What follows belongs to an exercise in optimizing a design on an open flow for small area; a production flow would make more cautious choices.
In this exercise RTL edits were held to simulation tests only and were not proved equivalent to the original.
The series may have gaps, and a smaller design here may also do less where the tests do not look.
Power is estimated from default activity; no workload was simulated.

run_1/detail.png
Region (89, 298) to (119, 328) um. Cells in grey, sequential cells in the stronger grey; small squares are vias.
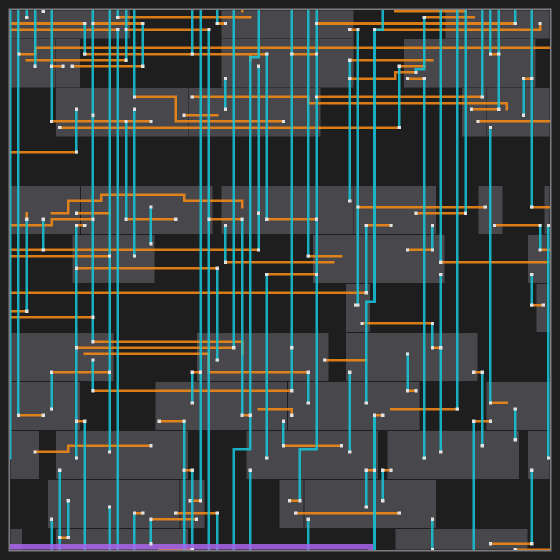
run_1/io_fan.png
Bar = 100 um.
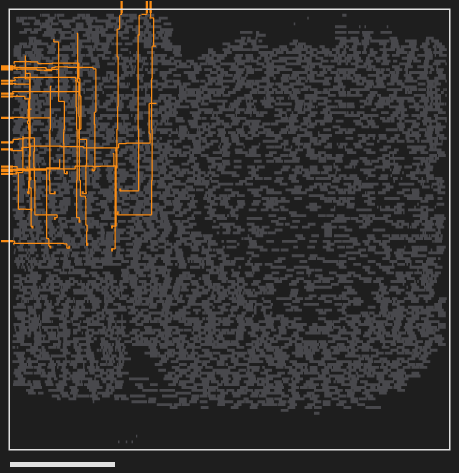
run_1/flops_by_reg.png
Other sequential cells in the stronger grey, the rest of the logic in the fainter grey.
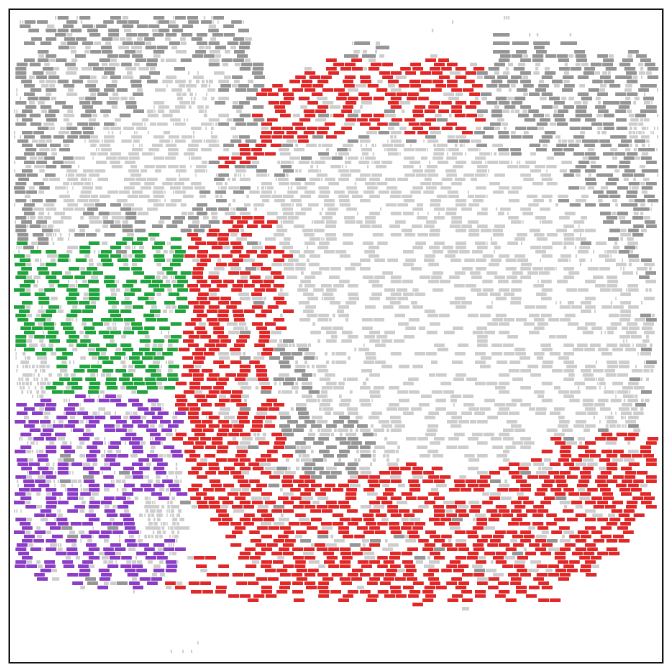
run_1/metal_density.png
21 x 21 tiles, from dark blue (low) to red (high), scaled to the fullest tile. Values are wire area over tile area, all layers added.
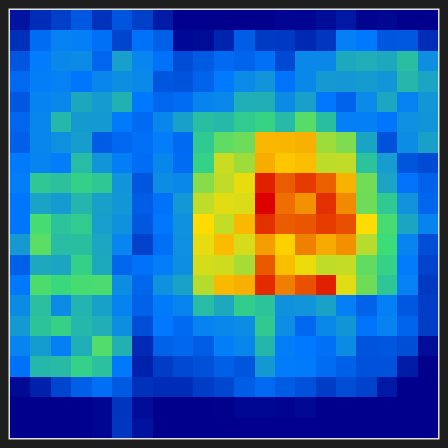
## flow/design.v in outline (module list and top-level ports)
// module csa_fa: 4 lines
// module mx_aoi3: 3 lines
// module mx_aoi2: 3 lines
// module mx_nand2: 3 lines
// module mx_nand3: 3 lines
// module mx_nand4: 3 lines
// module mx_and4: 3 lines
// module downsampler: 202 lines
// module hb_stages: 967 lines
// module srrc_stage: 2345 lines
// module RF_Channel_RX: 15 lines
// module rx_chain: 25 lines
module rx_chain(
    input wire clk, reset,
    input wire signed [17:0] sig_in,  
    input wire [3:0] delay_chain1, delay_chain2, delay_chain3,
    output wire signed [17:0] decision_variable,  
    output wire signed [17:0] test_point3a, test_point3b
);
  // ...
==> flow/flow/run.sh <==
#!/bin/bash
# The standard layout (standard.sh, its synthesis unchanged) with two
# changes to how it is built: the port buffers use the smallest buffer cell, and
# the clock tree is built without dummy loads (clkbuf_8 buffers, clusters of at
# most 20 sinks within 60 um). make's output goes to standard.log; ORFS keeps
# each step's own log under orfs/logs.
set -euo pipefail
bash standard.sh finish \
  "BUFFER_PORTS_ARGS=-buffer_cell sky130_fd_sc_hd__buf_1" \
  "CTS_ARGS=-sink_clustering_enable -repair_clock_nets -dont_use_dummy_load -buf_list sky130_fd_sc_hd__clkbuf_8 -sink_clustering_size 20 -sink_clustering_max_diameter 60" \
  > standard.log 2>&1
==> flow/standard.sh <==
#!/bin/bash
# synth_recipe.tcl (not shown) runs the flow's synth.tcl, then flattens the netlist and writes it again
# the make line also repeats each setting of config.mk as NAME=value (left out here)
make -C /OpenROAD-flow-scripts/flow DESIGN_CONFIG=/design/flow/config.mk WORK_HOME=/design/flow/orfs CLKGATE_MAP_FILE= SYNTH_SCRIPT=/design/flow/synth_recipe.tcl "${@:-finish}"
==> flow/config.mk <==
export PLATFORM = sky130hd
export DESIGN_NAME = rx_chain
export DESIGN_NICKNAME = rx_chain
export VERILOG_FILES = /design/flow/design.v
export SDC_FILE = /design/flow/constraint.sdc
export NUM_CORES = 4
export LEC_CHECK = 0
export CAP_MARGIN = 20
export CORE_MARGIN = 2
export CORE_UTILIZATION = 45
export CTS_BUF_LIST = sky130_fd_sc_hd__clkbuf_8
export CTS_CLUSTER_DIAMETER = 60
export CTS_CLUSTER_SIZE = 20
export SLEW_MARGIN = 20
export SYNTH_HIERARCHICAL = 1
export SYNTH_MINIMUM_KEEP_SIZE = 0
==> flow/constraint.sdc <==
create_clock -name core_clock -period 17.0 [get_ports {clk}]
set_input_delay 3.4000 -clock core_clock [delete_from_list [all_inputs] [get_ports {clk}]]
set_output_delay 3.4000 -clock core_clock [all_outputs]
set_load 0.01 [all_outputs]
==> flow_summary.ini, run 1 <==
[synth]
synthTopCellsByCount = 2231 x sky130_fd_sc_hd__dfxtp_1, 1128 x sky130_fd_sc_hd__fa_1, 217 x sky130_fd_sc_hd__a222oi_1
synth.area.top_cells = sky130_fd_sc_hd__dfxtp_1 58%, sky130_fd_sc_hd__fa_1 29%, sky130_fd_sc_hd__a222oi_1 2.8%
syn_nets = 5808
library_cell_with_the_highest_instance_count_after_synthesis = sky130_fd_sc_hd__dfxtp_1
fraction_of_the_yosys_area_taken_by_sequential_cells_pct = 59.00

[final_layout]
nets = 6000
largest_register_ff_count = 1076
post_layout_nonfiller_instances = 6977
syn2layout_area_growth_pct = 6.678

[floorplan]
die_area_um2 = 173900
fp-row-count = 151
core-area_um2 = 169500

[worst_setup_path]
critical-path-slowest-cell = sky130_fd_sc_hd__dfxtp_1
timing.critical_path.max_delay_family = adder cells
cp_common_cell = sky130_fd_sc_hd__fa_1
timing.critical_path.buf_inv = 0
maximum_fanout_along_the_worst_path = 6
cp.arrival_ns = 12.06
setup_crit_end_kind = register

[route]
ant_nets = 0

[global_route]
global_route_wire_length_before_repair_um = 283900
vias_in_the_first_global_route = 39415
globalRouteOverflowTotal = 0

[timing]
sum_of_negative_setup_slack_ns = 0
worst_tran_pin_value_ns = 1.151
holdWs_ns = 0.2456
worst_clock_skew_ns = 0.1215
timing.final.setup_violations = 0
grt_setup_unrepaired = no
min_period_over_period_pct = 66.02
post-route-min-period_ns = 11.22
max_slew_headroom_at_the_worst_pin_pct = 23.30

[run_status]
outcome = complete, no violations

[clock_network]
cts.sinks = 2253
cts_inserted_buffers = 140
insertion_delay_ns = 0.92
clock_tree.htree_level_count = 4
clock_transition_at_the_registers_of_the_reported_paths_ns = 0.11
cts-hold-fix-buffers = 0
post_cts_resized = 0

[place]
placed_cells = 6833
gp_congestion = 1.027

[flow_run]
max_cap_violations = 0
## Picture notes: detail.png
cyan -> metal 2
purple -> metal 3
orange -> metal 1
cells with their middle in the window = 31
most frequent = fa_1 (22), inv_1 (7), ha_1 (2)
sequential cells in the window = 0

## Picture notes: io_fan.png
orange -> test_point3a  # bits 18, direction output, edge 15 left, 3 top, end cells 18, buffers 18, wire 3120 um
Buffers on Ports: 84
Top Ports: 86

## Picture notes: flops_by_reg.png
green -> rx.decim.r1  # flops 234, where middle left
red -> rx.filt2.ln  # flops 1076
purple -> rx.decim.r2  # flops 270, where lower left
not coloured = 673

## Picture notes: metal_density.png
emptiest ninth of the die = lower right
fullest tile = 0.58
tiles over half the peak = 18%
wire length per cell after detailed routing: 28.19 um
total detailed-routing wirelength: 196700 um
aggregate global-route resource usage: 23.34%

## run 1: cell type report
cell class / instances / area, um^2
inverters: 189 / 709.4
clock buffers: 140 / 1927
well taps: 2218 / 2775
diodes: 4 / 10.01
repair buffers: 118 / 570.5
flip-flops and latches: 2253 / 45310
fillers: 14469 / 87560
multi-input cells: 2055 / 30610
## run 1: worst reg2reg max path, delay by kind of cell, from the launching register on
kind            cells  cell delay [ns]
compound gates      4             0.70
fa+ha+maj          23             9.52
flops               1             0.63
mux                 1             0.30
## run 1: where the power goes
part	leakage (nW)	internal [mW]	switching (mW)	total, mW
Clock	1.01	0.744	1.47	2.22
Combinational	14.4	2.95	3.76	6.71
Sequential	18.6	6.24	0.411	6.65
Total	34.0	9.94	5.64	15.6
## run 1: layer usage
layer,up-vias,wire [um],global-route usage (%)
li1,15363,-,-
met1,18927,84330,31.37
met2,1077,91650,37.35
met3,349,11160,4.371
met4,4,9512,9.690
met5,-,19,0
## run 1: layout by cell type, fill, tap and decap left out, drive strengths merged, types with 3 or more instances in the layout
cell | synthesis | final
mux2i | 5 | 5
clkbuf | 23 | 140
maj3 | 3 | 3
o32ai | 4 | 4
nand2 | 128 | 128
a211oi | 3 | 3
o21ai | 10 | 10
and4 | 37 | 37
a21oi | 12 | 12
ha | 83 | 83
inv | 189 | 189
buf | 45 | 118
a222oi | 217 | 217
diode | 0 | 4
edfxtp | 18 | 18
o22ai | 5 | 5
nor3b | 5 | 5
nand4 | 18 | 18
dfxtp | 2231 | 2231
a22oi | 22 | 22
nand3 | 12 | 12
fa | 1128 | 1128
nor2b | 5 | 5
nand2b | 12 | 12
dfrtp | 4 | 4
mux2 | 146 | 146
and2 | 74 | 74
nor3 | 9 | 9
nor2 | 26 | 26
or2 | 36 | 36
and3 | 29 | 29
## run 1: metrics by stage
step,total power [mW],instance area (um^2)
finish,15.58,81910
detailed placement,13.80,79970
CTS,16.04,81890
floorplan,10.86,76780
global placement,13.67,79950
global route,16.88,81910
## run 1: logic make-up after synthesis
family | share of synthesized area (%)
xor+xnor | 0.1076
compound gates | 3.554
mux | 2.206
fa+ha+maj | 30.80
flops | 59.00
buf+inv | 1.449
simple gates | 2.876
run_1/ir_drop.png
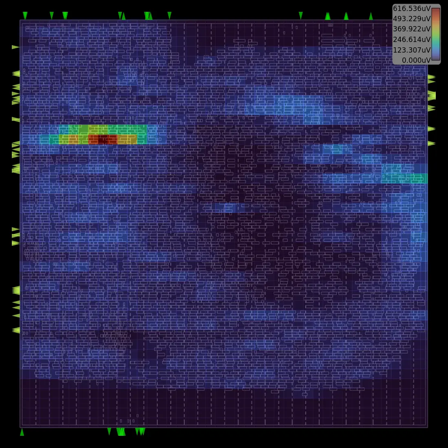

==> inputs of run 2 (changes only) <==
--- a/flow/config.mk
+++ b/flow/config.mk
@@ -8,5 +8,5 @@
 export CAP_MARGIN = 20
 export CORE_MARGIN = 2
-export CORE_UTILIZATION = 45
+export CORE_UTILIZATION = 70
 export CTS_BUF_LIST = sky130_fd_sc_hd__clkbuf_8
 export CTS_CLUSTER_DIAMETER = 60
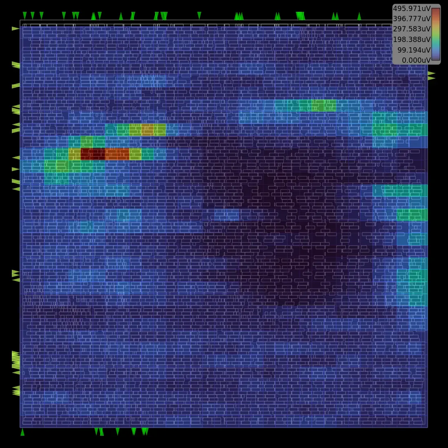
run_2/ir_drop.png
net switching power: 5.484 mW
total power per unit cell area: 190.4 nW/um^2

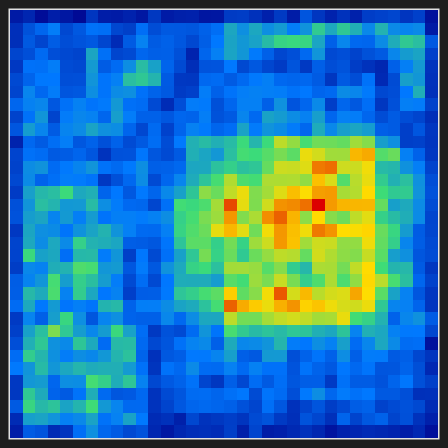
run_2/metal_density.png
34 x 34 tiles, from dark blue (low) to red (high), scaled to the fullest tile. Values are wire area over tile area, all layers added.
tiles over half the peak = 18%
emptiest ninth of the die = upper left
mean over tiles = 0.29
fullest tile = 0.90
aggregate global-route resource usage: 35.00%
vias: 36691

==> flow_summary.ini, run 2 <==
[run_status]
outcome = complete, no violations

[synth]
yosys_register_bits = 2253
synthTopCellsByCount = 2231 x sky130_fd_sc_hd__dfxtp_1, 1128 x sky130_fd_sc_hd__fa_1, 217 x sky130_fd_sc_hd__a222oi_1
synth_edf_count = 18
post-synth-top-area-fraction_pct = 58.17
syn-instance-count = 4565
yosysUniqueCellTypes = 63
synth-main-ff-cell = sky130_fd_sc_hd__dfxtp_1
ys_warn_count = 18
syn_nets = 5808
synth.area.top_cells = sky130_fd_sc_hd__dfxtp_1 58%, sky130_fd_sc_hd__fa_1 29%, sky130_fd_sc_hd__a222oi_1 2.8%
fraction_of_the_yosys_area_taken_by_sequential_cells_pct = 59.00
library_cell_with_the_highest_instance_count_after_synthesis = sky130_fd_sc_hd__dfxtp_1
ys_async_sr_fraction_pct = 0.1775
library_cell_with_the_largest_summed_area_after_synthesis = sky130_fd_sc_hd__dfxtp_1
post_synthesis_area_per_instance_um2 = 16.82
synthesis.area_um2 = 76780

[final_layout]
mostFrequentLayoutCells = 2231 x sky130_fd_sc_hd__dfxtp_1, 1128 x sky130_fd_sc_hd__fa_1, 217 x sky130_fd_sc_hd__a222oi_1
largest_register_ff_count = 1076
drive_above_1_share_pct = 7.601
post_layout_nonfiller_instances = 6155
final_common_cell = sky130_fd_sc_hd__dfxtp_1
syn2layout_area_growth_pct = 5.241
nets = 5981

[power]
static-leakage-power_nw = 33.94
vdd.ir_drop.worst_uv = 551.3
power_total_mw = 15.38

[floorplan]
die_width_um = 335.2
core-area_um2 = 108900
die_area_um2 = 112400
die_h_um = 335.2
ioPinCount = 86
initial_utilization_pct = 70.54
fp-row-count = 121

[global_route]
global_route_wire_length_before_repair_um = 274000
antenna_found_initial = 4
grt_start_max_net_pins = 94
globalRouteOverflowTotal = 0
vias_in_the_first_global_route = 40464

[clock_network]
cts.sinks = 2253
tritoncts = done
insertion_delay_ns = 0.87
cts-hold-fix-buffers = 0
post_cts_buffers = 0
cts-root-buf = sky130_fd_sc_hd__clkbuf_8
clock_tree.htree_level_count = 4
cts_inserted_buffers = 138
clock_transition_at_the_registers_of_the_reported_paths_ns = 0.12
post_cts_resized = 0
number_of_buffers_on_the_longest_clock_path = 3

[timing]
final_hold_violations = 0
worst_tran_pin_value_ns = 1.189
sum_of_negative_setup_slack_ns = 0
post-route-min-period_ns = 11.25
max_slew_headroom_at_the_worst_pin_pct = 20.74
clock.fmax_mhz = 88.88
timing.final.setup_violations = 0
min_period_over_period_pct = 66.18
grt_setup_unrepaired = no
slew_violations = 0
worst_clock_skew_ns = 0.1236

[worst_setup_path]
setup_crit_end_kind = register
crit_required_ns = 17.78
critical_path_class = reg2reg
cp_common_cell = sky130_fd_sc_hd__fa_1
worst-r2r-cell-count = 28
slowest_delay_ns = 0.64
timing.reg2reg.setup_slack_ns = 5.75
critical-path-slowest-cell = sky130_fd_sc_hd__dfxtp_1
critPathLaunchType = register
maximum_fanout_along_the_worst_path = 6
cp.arrival_ns = 12.03

[route]
routed_via_density = 5.961
totalWireLength_um = 187500
drc = 0
post_drt_wl_per_cell_um = 30.46
drt_first_pass_iters = 9
ant_nets = 0
detail_route.iter0.violations = 3848

[place]
numPortBuffers = 84
gp_congestion = 1.088
detailed_place_hpwl_um = 146000
placed_cells = 6010

[hold_path]
min_path_cells = 0
worst_hold_path_type = reg2reg

[flow_run]
max_cap_violations = 0
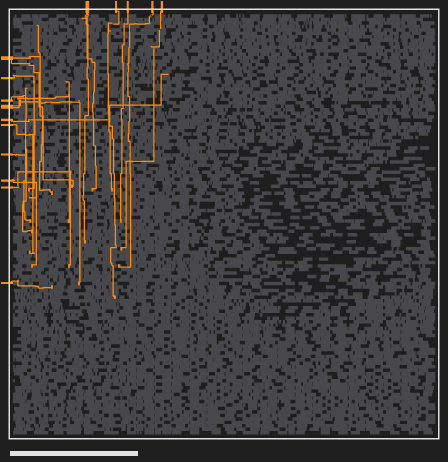
run_2/io_fan.png
Bar = 100 um.
orange -> test_point3a  # bits 18, direction output, edge 12 left, 6 top, end cells 18, buffers 18, wire 2890 um

run 2: kinds of logic after synthesis:
family	count (synthesis)	share of synthesized area (%)
DFF	2253	59.00
adders and majority gates	1214	30.80
and+or+nand+nor	400	2.876
AOI/OAI and AO/OA	284	3.554
buffers and inverters	257	1.449
muxes	151	2.206
xor gates and xnor gates	6	0.1076
run 2: routing by layer:
metal | wire length (um) | up-vias | GRT usage [%]
met1 | 68730 | 19039 | 43.63
met3 | 17400 | 563 | 10.17
li1 | - | 15320 | -
met4 | 13850 | 0 | 20.45
met2 | 87520 | 1769 | 55.00
met5 | 0 | - | 0.1737
run 2: metrics by stage:
stage | utilization (%) | worst slack [ns] | area, um^2 | hold slack [ns]
after floorplan | - | 6.241 | 76780 | 0.3096
after global placement | 72.42 | 5.768 | 78830 | 0.3095
after detailed placement | 72.43 | 5.627 | 78850 | 0.3121
after CTS | 74.18 | 5.636 | 80740 | 0.2511
after global routing | 74.23 | 5.387 | 80800 | 0.2439
final | 74.23 | 5.749 | 80810 | 0.2408
run 2: final cells by class:
class	instances	area [um^2]
inverter	189	709.4
sequential	2253	45310
tap	1414	1769
antenna	5	12.51
clock buffer	138	1899
multi-input combinational	2055	30630
timing repair buffer	101	474.2
fill	6549	28050
run 2: worst max-delay path, delay by kind of cell, from the launching register on:
family                     cells  cell delay (ns)
AOI/OAI and AO/OA              4             0.65
muxes                          1             0.31
DFF                            1             0.64
adders and majority gates     23             9.57
run 2: power breakdown:
group          internal [mW]  leakage, nW  switching, mW
logic                   2.92         14.4           3.60
clock network          0.734        0.992           1.46
registers               6.24         18.6          0.431
total                   9.90         33.9           5.48
run_2/flops_by_reg.png
Other sequential cells in the stronger grey, the rest of the logic in the fainter grey.
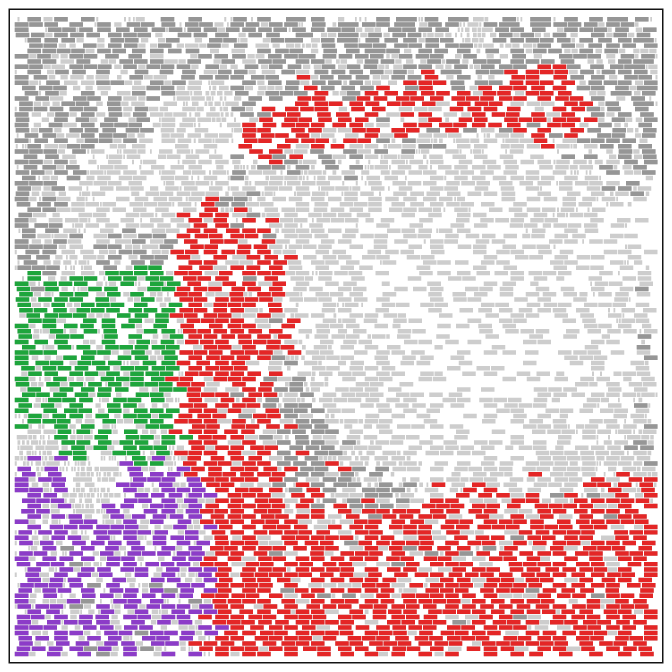

==> inputs of run 3 (changes only) <==
--- a/flow/config.mk
+++ b/flow/config.mk
@@ -8,5 +8,5 @@
 export CAP_MARGIN = 20
 export CORE_MARGIN = 2
-export CORE_UTILIZATION = 70
+export CORE_UTILIZATION = 60
 export CTS_BUF_LIST = sky130_fd_sc_hd__clkbuf_8
 export CTS_CLUSTER_DIAMETER = 60
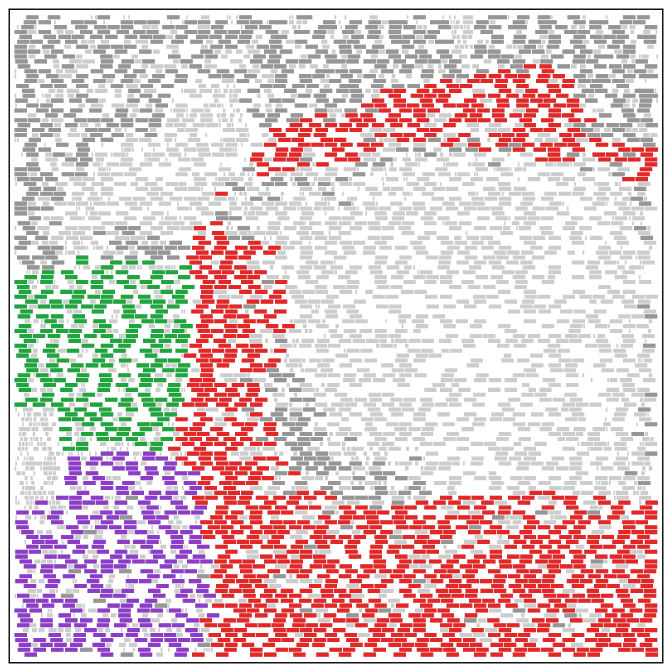
run_3/flops_by_reg.png
Other sequential cells in the stronger grey, the rest of the logic in the fainter grey.
red -> rx.filt2.ln  # flops 1076
purple -> rx.decim.r2  # flops 270, where lower left
green -> rx.decim.r1  # flops 234, where middle left
not coloured = 673

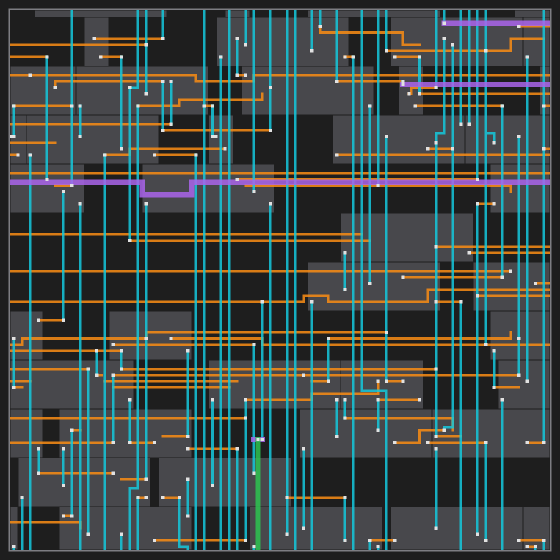
run_3/detail.png
Region (75, 256) to (105, 286) um. Cells in grey, sequential cells in the stronger grey; small squares are vias.
green -> metal 4
purple -> metal 3
cyan -> metal 2
orange -> metal 1
cells with their middle in the window = 29
sequential cells in the window = 0
most frequent = fa_1 (21), inv_1 (4), ha_1 (4)

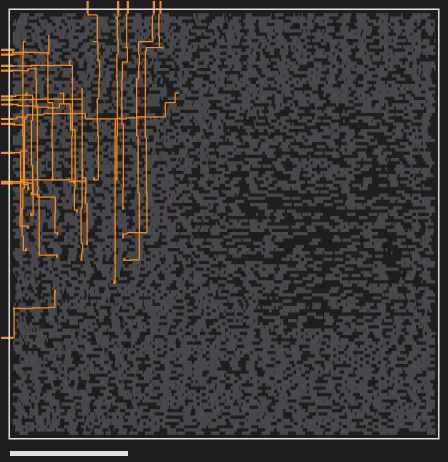
run_3/io_fan.png
Bar = 100 um.
orange -> test_point3a  # bits 18, direction output, edge 13 left, 5 top, end cells 18, buffers 18, wire 2970 um

==> flow_summary.ini, run 3 <==
[synth]
synthesis.area_um2 = 76780
synth.area.top_cells = sky130_fd_sc_hd__dfxtp_1 58%, sky130_fd_sc_hd__fa_1 29%, sky130_fd_sc_hd__a222oi_1 2.8%
post-synth-top-area-fraction_pct = 58.17
yosys_register_bits = 2253
yosysUniqueCellTypes = 63
ys_warn_count = 18
ys_async_sr_fraction_pct = 0.1775
library_cell_with_the_largest_summed_area_after_synthesis = sky130_fd_sc_hd__dfxtp_1
syn-instance-count = 4565
library_cell_with_the_highest_instance_count_after_synthesis = sky130_fd_sc_hd__dfxtp_1
fraction_of_the_yosys_area_taken_by_sequential_cells_pct = 59.00
synth_edf_count = 18
syn_nets = 5808
post_synthesis_area_per_instance_um2 = 16.82

[route]
drc = 0
num_vias = 35961
ant_nets = 0
detail_route.iter0.violations = 3340
drt_first_pass_iters = 10
routedLengthMet1_um = 74990
post_drt_wl_per_cell_um = 29.09
routed.top_layer = met5

[run_status]
outcome = complete, no violations

[worst_setup_path]
critical_path_class = reg2reg
critical-path-slowest-cell = sky130_fd_sc_hd__dfxtp_1
timing.reg2reg.setup_slack_ns = 5.70
cp.arrival_ns = 12.08
critPathLaunchType = register
cp_common_cell = sky130_fd_sc_hd__fa_1

[timing]
final_hold_violations = 0
timing.final.setup_violations = 0
clock.fmax_mhz = 88.48
slew_violations = 0
worst_tran_pin_value_ns = 1.202
worst_clock_skew_ns = 0.1136
sum_of_negative_setup_slack_ns = 0
max_slew_headroom_at_the_worst_pin_pct = 19.84

[clock_network]
cts-hold-fix-buffers = 0
clock_tree.htree_level_count = 4
tritoncts = done
clock_transition_at_the_registers_of_the_reported_paths_ns = 0.11
cts-root-buf = sky130_fd_sc_hd__clkbuf_8
number_of_buffers_on_the_longest_clock_path = 3
post_cts_buffers = 0
cts.sinks = 2253

[power]
static-leakage-power_nw = 33.98
vdd.ir_drop.worst_uv = 460.8
pwr_density_cell_nw_per_um2 = 188.1

[floorplan]
die_width_um = 361.7
die_h_um = 361.7
core-area_um2 = 127400
fp-row-count = 131
ioPinCount = 86

[final_layout]
nets = 5991
mostFrequentLayoutCells = 2231 x sky130_fd_sc_hd__dfxtp_1, 1128 x sky130_fd_sc_hd__fa_1, 217 x sky130_fd_sc_hd__a222oi_1
final_common_cell = sky130_fd_sc_hd__dfxtp_1
post_layout_nonfiller_instances = 6411
syn2layout_area_growth_pct = 5.633

[place]
gp_congestion = 1.049
placed_cells = 6270
detailed_place_hpwl_um = 145900
numPortBuffers = 84

[global_route]
antenna_found_initial = 4
grt_start_max_net_pins = 90
grt_usage_pct = 29.53
globalRouteOverflowTotal = 0
global_route_wire_length_before_repair_um = 269900

[hold_path]
min_path_cells = 0
worst_hold_path_type = reg2reg

[flow_run]
max_cap_violations = 0
## run 3: cell counts after synthesis
Identical to the previous run, type by type.
## run 3: logic make-up after synthesis
group                      synth area share [%]
buffers and inverters                     1.449
adders and majority gates                 30.80
muxes                                     2.206
xor gates and xnor gates                 0.1076
AOI/OAI and AO/OA                         3.554
and+or+nand+nor                           2.876
DFF                                       59.00
## run 3: worst max-delay path, delay by kind of cell, from the launching register on
family,cells,cell delay (ns)
adder cells (fa/ha/maj),23,9.58
AO/OA/AOI/OAI,4,0.68
flip-flops,1,0.63
multiplexers,1,0.31
## run 3: through the flow
stage	setup WS, ns	area [um^2]	power, mW	utilization (%)	hold WS (ns)
floorplan	6.241	76780	10.86	-	0.3096
global placement	5.678	79200	13.34	62.18	0.3095
detailed placement	5.593	79200	13.49	62.18	0.3121
CTS	5.596	81100	15.69	63.68	0.2631
global route	5.365	81100	16.51	63.68	0.2625
finish	5.699	81110	15.26	63.69	0.2742
## run 3: where the power goes
part	switching, mW	total, mW	internal [mW]
logic	3.51	6.42	2.91
clock network	1.45	2.18	0.734
registers	0.411	6.65	6.24
total	5.37	15.3	9.89
## run 3: area by class of cell
type                       instances  area (um^2)
antenna                            3        7.507
clock buffer                     138         1899
fill                            9427        46250
inverter                         189        709.4
multi-input combinational       2055        30570
sequential                      2253        45310
tap                             1662         2079
timing repair buffer             111        530.5
## run 3: per-layer routing
layer | track usage, % | vias to the layer above
li1 | - | 15336
met5 | 0 | -
met2 | 46.94 | 1305
met3 | 6.415 | 416
met1 | 38.89 | 18902
met4 | 14.44 | 2
==> inputs of run 4 (changes only) <==
==> flow/flow/run.sh (replaced) <==
#!/bin/bash
# The standard layout (standard.sh, its synthesis unchanged) with two
# changes to how it is built: the port buffers use the smallest buffer cell, and
# the clock tree is built without dummy loads (clkbuf_4 and clkbuf_8 buffers, clusters of at
# most 20 sinks within 60 um). make's output goes to standard.log; ORFS keeps
# each step's own log under orfs/logs.
set -euo pipefail
bash standard.sh finish \
  "BUFFER_PORTS_ARGS=-buffer_cell sky130_fd_sc_hd__buf_1" \
  "CTS_ARGS=-sink_clustering_enable -repair_clock_nets -dont_use_dummy_load -buf_list {sky130_fd_sc_hd__clkbuf_4 sky130_fd_sc_hd__clkbuf_8} -sink_clustering_size 20 -sink_clustering_max_diameter 60" \
  > standard.log 2>&1
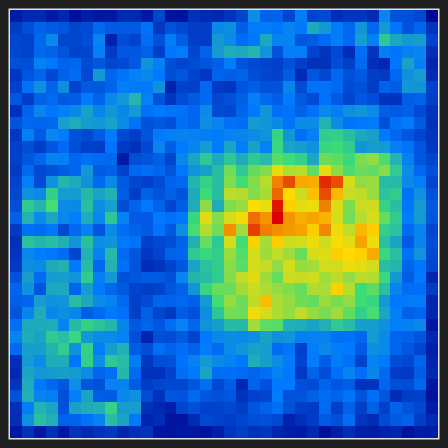
run_4/metal_density.png
36 x 36 tiles, from dark blue (low) to red (high), scaled to the fullest tile. Values are wire area over tile area, all layers added.
emptiest ninth of the die = upper left
mean over tiles = 0.24
fullest tile = 0.80
nearly empty tiles = 0.10%
tiles over half the peak = 14%
wire length per cell after detailed routing: 29.09 um
aggregate global-route resource usage: 29.53%
total detailed-routing wirelength: 186500 um

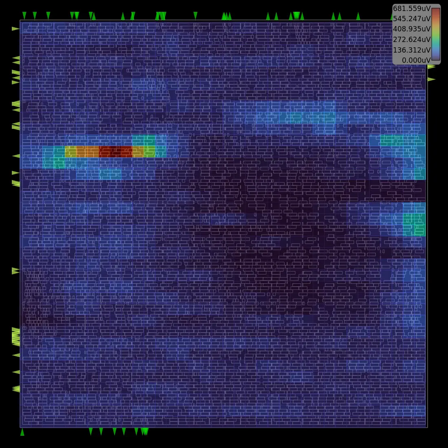
run_4/ir_drop.png
internal power: 9.888 mW
total power per unit cell area: 188.1 nW/um^2
Power Total: 15.26 mW
net switching power: 5.372 mW

==> flow_summary.ini, run 4 <==
[place]
detailedPlace.worstSlack_ns = 5.593
gp_congestion = 1.049
detailed_place_hpwl_um = 145900
numPortBuffers = 84

[clock_network]
post_cts_buffers = 0
cts-root-buf = sky130_fd_sc_hd__clkbuf_8
number_of_buffers_on_the_longest_clock_path = 3
clock_tree.htree_level_count = 4
clock_transition_at_the_registers_of_the_reported_paths_ns = 0.11
cts-hold-fix-buffers = 0
cts.sinks = 2253

[timing]
worst_tran_pin_value_ns = 1.202
timing.final.setup_violations = 0
final_hold_violations = 0
max_slew_headroom_at_the_worst_pin_pct = 19.84
grt_setup_unrepaired = no
final.setup.worst_slack_ns = 5.699
worst_clock_skew_ns = 0.1136
slew_violations = 0
clock.fmax_mhz = 88.48

[run_status]
outcome = complete, no violations

[synth]
syn_nets = 5808
ys_async_sr_fraction_pct = 0.1775
synth_edf_count = 18
ys_warn_count = 18
synth.area.top_cells = sky130_fd_sc_hd__dfxtp_1 58%, sky130_fd_sc_hd__fa_1 29%, sky130_fd_sc_hd__a222oi_1 2.8%
synthesis.area_um2 = 76780
syn-instance-count = 4565
yosys_register_bits = 2253
yosysUniqueCellTypes = 63
fraction_of_the_yosys_area_taken_by_sequential_cells_pct = 59.00
library_cell_with_the_largest_summed_area_after_synthesis = sky130_fd_sc_hd__dfxtp_1
post-synth-top-area-fraction_pct = 58.17

[worst_setup_path]
timing.critical_path.depth = 28
timing.critical_path.buf_inv = 0
critical-path-slowest-cell = sky130_fd_sc_hd__dfxtp_1
cp.arrival_ns = 12.08
critical_path_class = reg2reg
cp_common_cell = sky130_fd_sc_hd__fa_1
timing.critical_path.max_delay_family = adder cells
critPathLaunchType = register

[final_layout]
multi_input_comb_area_um2 = 30570
syn2layout_area_growth_pct = 5.633
sequential_cell_area_um2 = 45310
nets = 5991
mostFrequentLayoutCells = 2231 x sky130_fd_sc_hd__dfxtp_1, 1128 x sky130_fd_sc_hd__fa_1, 217 x sky130_fd_sc_hd__a222oi_1

[global_route]
grt_start_max_net_pins = 90
grt_use_met1_pct = 38.89
global_route_wire_length_before_repair_um = 269900
globalRouteOverflowTotal = 0
grt_use_met3_pct = 6.415
top_usage_layer = met2
globalRouteMet2Util_pct = 46.94

[route]
num_vias = 35961
drc = 0
detail_route.iter0.violations = 3340
drt_first_pass_iters = 10
ant_nets = 0

[power]
vdd.ir_drop.worst_uv = 460.8
static-leakage-power_nw = 33.98

[flow_run]
max_cap_violations = 0

[floorplan]
ioPinCount = 86
die_width_um = 361.7
die_h_um = 361.7
fp-row-count = 131

[hold_path]
worst_hold_path_type = reg2reg
min_path_cells = 0
run 4: metal layers:
| layer | part of all wire, % | vias to the layer above |
|---|---|---|
| li1 | - | 15336 |
| met1 | 40 | 18902 |
| met2 | 47 | 1305 |
| met3 | 7.1 | 416 |
| met4 | 5.8 | 2 |
| met5 | 0.0070 | - |
run 4: cell families after synthesis:
logic type | synth area share (%)
flops | 59.00
fa+ha+maj | 30.80
simple gates | 2.876
compound gates | 3.554
buf+inv | 1.449
mux | 2.206
xor+xnor | 0.1076
run 4: layout make-up:
class                      count  share of cell area, %
multi-input combinational   2055                  37.69
tap                         1662                  2.564
clock buffer                 138                  2.342
sequential                  2253                  55.86
timing repair buffer         111                 0.6541
antenna                        3               0.009256
inverter                     189                 0.8747
run 4: where the power goes:
part           leakage (nW)  switching [mW]  internal, mW  total (mW)
combinational          14.4            3.51          2.91        6.42
sequential             18.6           0.411          6.24        6.65
clock                 0.992            1.45         0.734        2.18
run 4: per-stage QoR:
stage	hold slack, ns	std cells	cell area [um^2]	util [%]	power [mW]
3_5_place_dp	0.3121	6270	79200	62.18	13.49
3_3_place_gp	0.3095	6270	79200	62.18	13.34
2_1_floorplan	0.3096	4565	76780	-	10.86
4_1_cts	0.2631	6408	81100	63.68	15.69
6_report	0.2742	6411	81110	63.69	15.26
5_1_grt	0.2625	6409	81100	63.68	16.51

port drivers added, routing unchanged:
How much do the figures lean on ideal ports? The routed layouts below were timed once more, with nothing changed but the port constraints. Step 1 assumes that a clkbuf_16 drives the clock port and a buf_2 every other input. Step 2 times the ports against the registers' clock, not the clock port: input delays grow and output delays shrink by t, the midpoint of the rising clock arrivals with the driver on. a / b / c = ideal / step 1 / step 2; a / b = the first two.
run	t (ns)	slack for setup (ns)	worst hold slack (ns)	worst slew at a driven data input, ns	cell pins on the clock port's net
run 1	0.946	5.776 / 5.776 / 5.776	0.246 / 0.246 / 0.246	0.08	1
run 2	0.892	5.749 / 5.749 / 5.749	0.241 / 0.241 / 0.241	0.09	1
run 3	0.893	5.699 / 5.699 / 5.699	0.274 / 0.274 / 0.274	0.04	1
run 4	0.893	5.699 / 5.699 / 5.699	0.274 / 0.274 / 0.274	0.04	1
After both steps setup and hold are still met in every run listed.
